Background: an optimization exercise with open tools, aiming at small area and a short achievable clock period. Do not read the settings as production practice. Only simulation tests tie the RTL to the original design; equivalence was not proved. Some runs may be left out. An edit can pass the tests and still lose a function that they never use.

run_1/class_map.png
Scale: 1.5 px per µm. Fill, decap, tap and diode cells in grey.
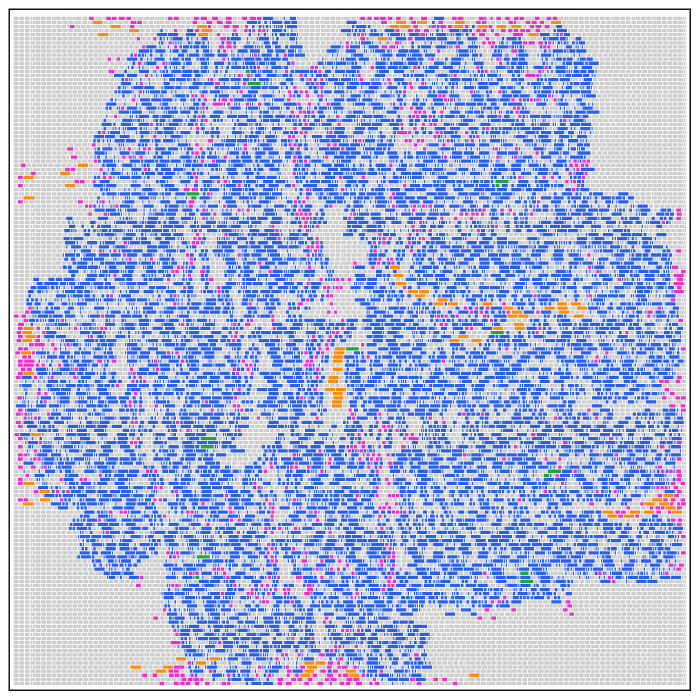
run_1/m2.png
Scale: 1 px per µm.
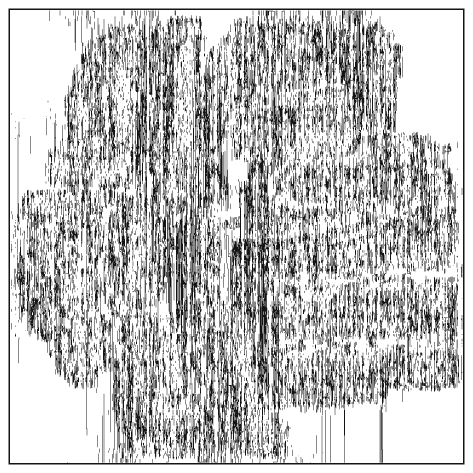
run_1/ff_map.png
Scale: 1 px per µm. Other sequential cells in the stronger grey, the rest of the logic in the fainter grey.
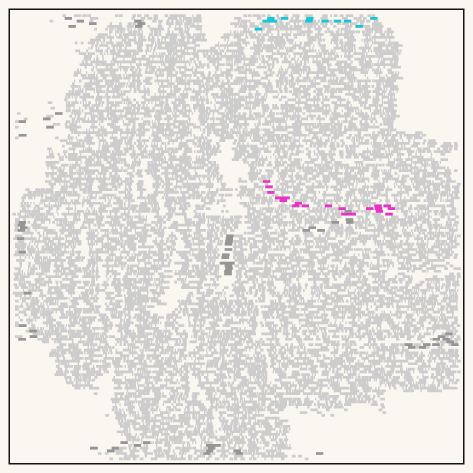
===== flow/design.v =====
module band_scale(scaled, POT, audio, clk);
input clk;			 
input [23:0] POT;		 
input signed [15:0] audio;	 
output signed [15:0] scaled;	 
wire signed [12:0] FIR_scale;	 
reg signed [12:0] FIR;		 
wire signed [28:0] scale_audio;	 
wire signed [3:0] sat;		 
wire signed [15:0] result;	 
wire sat_neg;			 
wire sat_pos;			 
assign FIR_scale = {1'b0,{POT[23:12]}};
always_ff @(posedge clk)
	FIR <= FIR_scale;
assign scale_audio = FIR*audio;
assign result = {scale_audio[25:10]};
assign sat = {scale_audio[28:25]};
assign sat_neg = sat[3] & ~&sat[2:0];
assign sat_pos = ~sat[3] & |sat[2:0];
assign scaled =	sat_neg ? 16'h8000		 
			  : sat_pos ? 16'h7FFF	 
			  : result;		 
endmodule 
module eq_mix( lft_out, rht_out,
	       POT_LP, POT_B1, POT_B2, POT_B3, POT_HP, VOLUME,
	       lft_LP, rht_LP, lft_B1, rht_B1, lft_B2, rht_B2,
	       lft_B3, rht_B3, lft_HP, rht_HP, clk );
output signed [15:0]	lft_out,
			rht_out;	 
input [23:0] 	POT_LP, POT_B1, POT_B2,
				POT_B3, POT_HP;
input [11:0]	VOLUME;  
input signed [15:0] lft_LP, rht_LP, lft_B1, rht_B1, lft_B2, rht_B2,
		    lft_B3, rht_B3, lft_HP, rht_HP;	 
input clk;			 
logic signed [15:0] lft_LP_scaled, lft_B1_scaled,
		    lft_B2_scaled, lft_B3_scaled, lft_HP_scaled,
		    rht_LP_scaled, rht_B1_scaled,
		    rht_B2_scaled, rht_B3_scaled, rht_HP_scaled;	 
logic signed [28:0] lft_sum, rht_sum;
logic signed [28:0] lft_sum_vol, rht_sum_vol;	 
logic signed [12:0] sign_vol;			 
band_scale lft_LP_BS (.scaled(lft_LP_scaled), .POT(POT_LP), .audio(lft_LP), .clk(clk));
band_scale lft_B1_BS (.scaled(lft_B1_scaled), .POT(POT_B1), .audio(lft_B1), .clk(clk));
band_scale lft_B2_BS (.scaled(lft_B2_scaled), .POT(POT_B2), .audio(lft_B2), .clk(clk));
band_scale lft_B3_BS (.scaled(lft_B3_scaled), .POT(POT_B3), .audio(lft_B3), .clk(clk));
band_scale lft_HP_BS (.scaled(lft_HP_scaled), .POT(POT_HP), .audio(lft_HP), .clk(clk));
band_scale rht_LP_BS (.scaled(rht_LP_scaled), .POT(POT_LP), .audio(rht_LP), .clk(clk));
band_scale rht_B1_BS (.scaled(rht_B1_scaled), .POT(POT_B1), .audio(rht_B1), .clk(clk));
band_scale rht_B2_BS (.scaled(rht_B2_scaled), .POT(POT_B2), .audio(rht_B2), .clk(clk));
band_scale rht_B3_BS (.scaled(rht_B3_scaled), .POT(POT_B3), .audio(rht_B3), .clk(clk));
band_scale rht_HP_BS (.scaled(rht_HP_scaled), .POT(POT_HP), .audio(rht_HP), .clk(clk));
assign sign_vol = {1'b0, VOLUME[11:0]};
always_ff @(posedge clk) begin
	lft_sum <= (lft_LP_scaled + lft_B1_scaled + lft_B2_scaled + 
				lft_B3_scaled + lft_HP_scaled);
	rht_sum <= (rht_LP_scaled + rht_B1_scaled + rht_B2_scaled +
				rht_B3_scaled + rht_HP_scaled);
end
assign lft_sum_vol = sign_vol * lft_sum;
assign rht_sum_vol = sign_vol * rht_sum;
assign lft_out = {lft_sum_vol[27:12]};
assign rht_out = {rht_sum_vol[27:12]};
endmodule

===== flow/config.mk =====
export PLATFORM = sky130hd
export DESIGN_NAME = eq_mix
export DESIGN_NICKNAME = eq_mix
export VERILOG_FILES = /design/flow/design.v
export SDC_FILE = /design/flow/constraint.sdc
export NUM_CORES = 4
export LEC_CHECK = 0
export CAP_MARGIN = 20
export CORE_MARGIN = 2
export CORE_UTILIZATION = 45
export PLACE_DENSITY = 0.6
export SLEW_MARGIN = 20

===== flow/run.sh =====
#!/bin/bash
# synth_recipe.tcl (not shown) runs the flow's synth.tcl, then flattens the netlist and writes it again
# the make line also repeats each setting of config.mk as NAME=value (left out here)
make -C /OpenROAD-flow-scripts/flow DESIGN_CONFIG=/design/flow/config.mk WORK_HOME=/design/flow/orfs CLKGATE_MAP_FILE= SYNTH_SCRIPT=/design/flow/synth_recipe.tcl finish

===== flow/constraint.sdc =====
create_clock -name core_clock -period 12.0 [get_ports {clk}]
set_input_delay 2.4000 -clock core_clock [delete_from_list [all_inputs] [get_ports {clk}]]
set_output_delay 2.4000 -clock core_clock [all_outputs]
set_load 0.01 [all_outputs]

==> impl_metrics.yaml, run 1 <==
run_status:
  status: "no timing/DRC/antenna violations"
finish:
  nets: 14100
  fin_area_um2: 102000
  layout_commonest_cell: "inv_1"
sta:
  period_share: 0.983
floorplan:
  die_area_um2: 205000
  die_w_um: 453
  start_util: 0.453
  num_rows: 164
global_routing:
  grt_max_degree: 41
  grt_overflow: 0
  grt_pass1_wl_mm: 377
  use_met3: 0.0178
  grt-busiest-layer: "met2"
  grt_use_total: 0.228
synthesis:
  syn-num-nets: 13500
  yosys-top-cells-area: "fa_1, inv_1, ha_1"
  ys_seq_area_frac: 0.0221
detailed_routing:
  routed.top_layer: "met5"
  postRouteAntennaNets: 0
  initialDrtViolationCount: 3048
  wl_per_cell_um: 16.6
  drcViolationCount: 0
clocking:
  cts_buffers: 9
  htree_levels: 3
  post_cts_buffers: 11
min_path:
  holdCritPathClass: "reg -> reg"
critical_path:
  path_max_fanout: 13
## Picture notes: class_map.png
legend:
  blue:
    class: remaining logic cells
    cells: 9597
    share_of_their_area: 89%
  magenta:
    class: remaining buffers and delay cells
    cells: 1075
    share_of_their_area: 9.1%
  orange:
    class: registers
    cells: 100
    share_of_their_area: 2.0%
  green:
    class: clock drivers and dummy loads
    cells: 16
    share_of_their_area: 0.32%

## Picture notes: m2.png
longest straight run: 138 µm
nets with wire on the layer: 12031
main direction: vertical
share of all routed wire: 50%
GR Layer Usage met2: 0.402
Vias: 65600
Total Wirelength: 224 mm

## Picture notes: ff_map.png
legend:
  cyan:
    netlist_name: `rht_B1_BS.FIR`
    sequential_cells: 12
  magenta:
    netlist_name: `lft_sum`
    sequential_cells: 20
not coloured: 68
FF/Latch Area: 2010 µm²
Seq area share: 0.0196

==> run 1: state kept, by name, indices dropped and copies added (netlist names) <==
signal and count:
lft_sum 20, rht_B1_BS.FIR 12, rht_B2_BS.FIR 12, rht_B3_BS.FIR 12
rht_HP_BS.FIR 12, rht_LP_BS.FIR 12, rht_sum 20
==> run 1: final cells by class <==
cell class / count / area [µm²]
Antenna cell: 4 / 10.0
Multi-Input combinational cell: 6808 / 77200
Inverter: 2789 / 10500
Tap cell: 2656 / 3320
Fill cell: 18600 / 97700
Clock inverter: 7 / 95.1
Clock buffer: 9 / 225
Timing Repair Buffer: 1075 / 9050
Sequential cell: 100 / 2010
==> run 1: cells by family (layout without fill, tap and decap cells) <==
kind of cell,after synthesis,count (layout),synth area share
xor gates and xnor gates,305,305,0.0297
muxes,3,3,0.000359
other,0,4,0
DFF,100,100,0.0221
and+or+nand+nor,2814,2814,0.156
buffers and inverters,3233,3880,0.135
adders and majority gates,3038,3038,0.605
AOI/OAI and AO/OA,648,648,0.0524
==> run 1: per-stage QoR <==
stage,setup slack (ns),std cells
floorplan,0.0706,10100
global placement,-0.822,13400
detailed placement,-0.994,13400
CTS,-0.0116,13400
global route,-0.141,13400
finish,0.208,13400
==> run 1: Yosys cell counts (9+ instances only) <==
cell type  count
o21a_1       115
o21ai_1       22
and2_1      1205
inv_1       2789
dfxtp_1      100
nor3_1        43
nand4_1       34
a211oi_1      10
and3_1        15
a21oi_2       28
nand3_1       30
o21ai_0       61
nand2_1     1234
o21bai_1      23
clkbuf_1     425
a31o_2         9
a31oi_1       17
xnor2_1      220
nand2b_1      24
nor2b_1       39
a21o_1        76
o211ai_1      16
ha_1         790
xor2_1        83
a21oi_1      155
o21ai_2       13
nor2_1       147
fa_1        2248
==> run 1: worst paths after layout <==
check | depth (start not counted) | slack, ns | end | from
worst max register to register | 37 | 1.58 | lft_sum[17] | rht_B1_BS.FIR[1]
worst max-delay path | 42 | 0.21 | rht_sum[18] | rht_B1[7]
worst min register to register | 8 | 1.79 | lft_sum[0] | rht_HP_BS.FIR[0]
worst min-delay path | 8 | 1.79 | lft_sum[0] | rht_HP_BS.FIR[0]
## Run 2: large edit since run 1, in outline
flow/design.v: 65 -> 1127 lines; modules unchanged: 0
  band_scale: edited, 24 -> 296 lines
  eq_mix: edited, 41 -> 831 lines
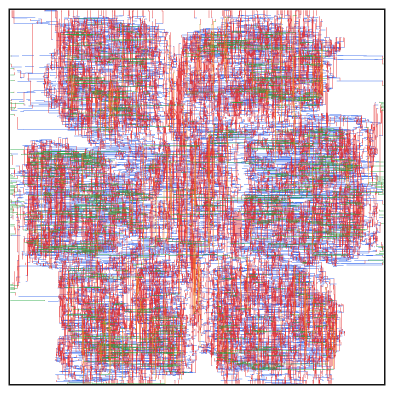
run_2/layers.png
Scale: 1 px per µm.
legend:
  green:
    layer: M3
    wire_length: 15400 µm
  blue:
    layer: M1
    wire_length: 89.9 mm
  orange:
    layer: M4
    wire_length: 6460 µm
  red:
    layer: M2
    wire_length: 95.8 mm

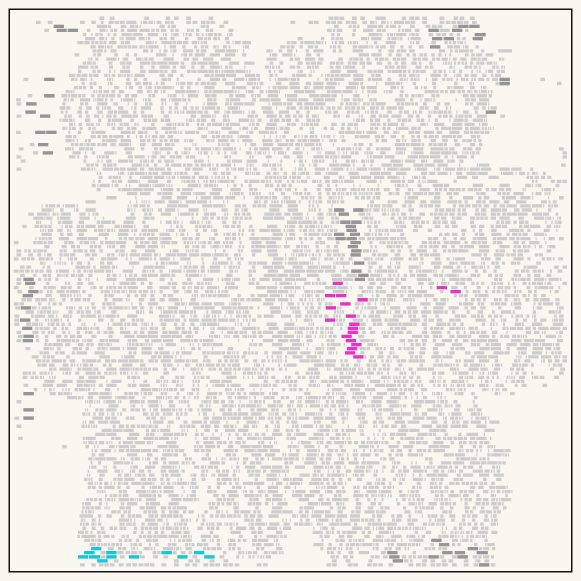
run_2/ff_map.png
Scale: 1.5 px per µm. Other sequential cells in the stronger grey, the rest of the logic in the fainter grey.
legend:
  magenta:
    netlist_name: `lft_sum`
    sequential_cells: 19
    where: centre
  cyan:
    netlist_name: `G_B1`
    sequential_cells: 12
    where: lower left

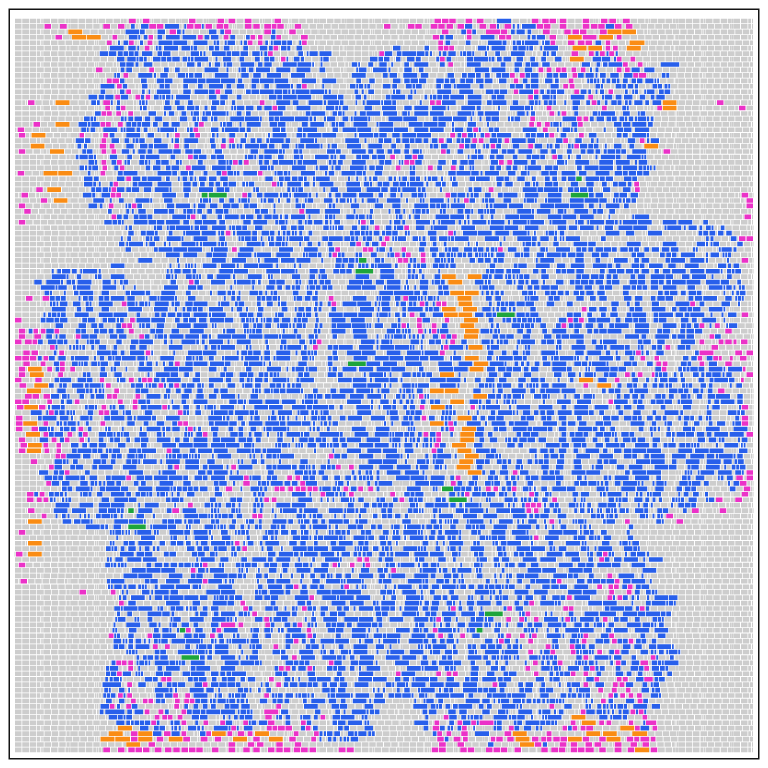
run_2/class_map.png
Scale: 2 px per µm. Fill, decap, tap and diode cells in grey.
legend:
  green:
    class: clock drivers and dummy loads
    cells: 16
    share_of_their_area: 0.45%
  orange:
    class: registers
    cells: 98
    share_of_their_area: 3.0%
  blue:
    class: remaining logic cells
    cells: 6247
    share_of_their_area: 86%
  magenta:
    class: remaining buffers and delay cells
    cells: 835
    share_of_their_area: 11%
std cell rows: 135
Seq area share: 0.0286
Final Cell Area: 68600 µm²

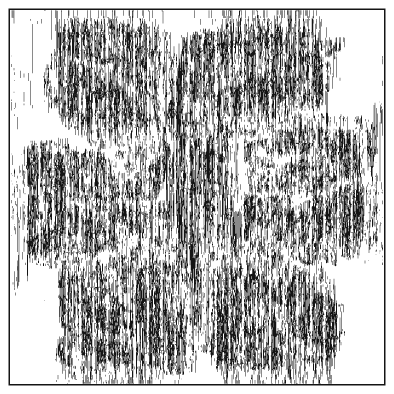
run_2/m2.png
Scale: 1 px per µm.
main direction: vertical
share of all routed wire: 46%
nets with wire on the layer: 7175
longest straight run: 117 µm
Total Wirelength: 208 mm
Vias: 54800

==> run 2 against run 1 <==
Effect of this change:
- still clean on timing, DRC and antenna
- sequential cell count is 2 lower
- synthesized area is 32% lower
- largest cell class unchanged
- sequential share of layout area is 0.90 points higher
- hold slack worse by 0.19 ns
==> impl_metrics.yaml, run 2 <==
clocking:
  cts_sinks: 98
  cts_buffers: 9
  htree_levels: 3
finish:
  largest_registers: "lft_sum (19), rht_sum (19)"
  layout_commonest_cell: "fa_1"
  fillerInstances: 12800
  layout.cells.non_filler: 8979
  nets: 8739
synthesis:
  syn-num-nets: 8610
  yosys-top-cells-count: "fa_1, a22oi_1, mux2_2"
  yosys-top-cells-area: "fa_1, mux2_2, a22oi_1"
  ys_seq_area_frac: 0.0318
  synth.most_common_cell: "fa_1"
global_routing:
  grt_pass1_wl_mm: 326
  grt_overflow: 0
  grt_max_degree: 46
  grt_use_total: 0.293
floorplan:
  die_area_um2: 140000
  start_util: 0.454
  die_w_um: 374
min_path:
  holdCritPathClass: "reg -> reg"
placed_design:
  pre_cts_slack_ns: -0.353
  dp.cells: 8952
critical_path:
  r2r_setup_slack_ns: 0.70
  r2r_end: "lft_sum[15]"
  path_depth: 37
  endpoint: "lft_sum[15]"
  critPathLaunchType: "primary input"
  r2r_cells: 47
  rr_startpoint: "G_B2[1]"
  startpoint: "lft_B2[4]"
detailed_routing:
  wl_per_cell_um: 23.1
  postRouteAntennaNets: 0
  initialDrtViolationCount: 6370
  drcViolationCount: 0
run_status:
  status: "no timing/DRC/antenna violations"
sta:
  finalHoldViolCount: 0
  period_share: 0.957
  fin_ws_ns: 0.513
run 2: cell count changes after synthesis, moves of 167 or more:
| cell | before | now |
|---|---|---|
| a21oi_1 | 155 | 450 |
| nand2_1 | 1234 | 383 |
| nor2_1 | 147 | 378 |
| inv_1 | 2789 | 632 |
| a22o_1 | 1 | 168 |
| and2_1 | 1205 | 20 |
| mux2_2 | 1 | 714 |
| a22oi_1 | 0 | 802 |
| fa_1 | 2248 | 967 |
| ha_1 | 790 | 288 |
run 2: repair_timing:
action                                  in CTS  in global routing
endpoints found under the setup margin       0                 17
hold buffers                                 0                  0
setup buffers                                0                  9
resized for setup                            0                 70
run 2: worst min path at each step:
stage                       start          to  slack, ns  depth (start not counted)
after floorplan           G_B3[0]  lft_sum[0]       1.18                          6
after global placement    G_B3[0]  lft_sum[0]       1.51                          6
after detailed placement  G_B3[0]  lft_sum[0]       1.53                          6
after CTS                 G_B3[0]  lft_sum[0]       1.58                          6
after global routing      G_B3[0]  lft_sum[0]       1.68                          6
final                     G_B3[0]  lft_sum[0]       1.59                          6
run 2: final cells by class:
cell class / count / area, µm² / area share
multi-input combinational: 5615 / 54800 / 0.798
clock buffer: 9 / 225 / 0.00328
sequential: 98 / 1970 / 0.0286
clock inverter: 7 / 71.3 / 0.00104
antenna: 2 / 5.00 / 0.0000729
tap: 1781 / 2230 / 0.0325
timing repair buffer: 835 / 7000 / 0.102
inverter: 632 / 2370 / 0.0346
run 2: layer usage:
layer,wire [µm],part of all wire,GRT usage
met2,95800,0.46,0.466
met5,0,0,0
met1,89900,0.43,0.411
met4,6460,0.031,0.0933
met3,15400,0.074,0.0379
run 2: cells by family after synthesis:
family | Yosys count | synth area share
adder cells (fa/ha/maj) | 1255 | 0.373
buffers and inverters | 1349 | 0.0843
AO/OA/AOI/OAI | 1936 | 0.217
XOR/XNOR | 447 | 0.0635
AND/OR/NAND/NOR | 1220 | 0.0935
flip-flops | 98 | 0.0318
multiplexers | 757 | 0.137
run 2: worst register-to-register path: cells and delay by family, from the launching register on:
kind,cells,cell delay [ns]
adders and majority gates,13,4.91
DFF,1,0.35
and+or+nand+nor,7,0.83
AOI/OAI and AO/OA,21,4.32
xor gates and xnor gates,1,0.27
buffers and inverters,5,0.56

[afterwards: timing with drivers on the ports]
Ports are ideal in the flow. The routed layouts listed here were re-timed in OpenROAD.
Step 1 assumes that a clkbuf_16 drives the clock port and a buf_2 every other input.
Step 2 also shifts input and output timing later by t, the mid clock arrival at the registers, as if the neighbouring blocks saw the same clock.
Slacks: no drivers / after step 1 / after step 2; pairs: no drivers / after step 1.
run	t (ns)	setup WS [ns]	worst setup path at the end	clock arrival spread, ns	cell pins on the clock port's net
run 1	0.566	0.208 / 0.259 / -0.307	input to register	0.029 / 0.030	1
run 2	0.524	0.513 / 0.556 / 0.032	input to register	0.031 / 0.032	1
With both steps, setup timing fails in run 1, where it was met with ideal ports. The setup slack of run 1, which loses most, moves by +0.051 ns with the drivers and by -0.515 ns with both steps.
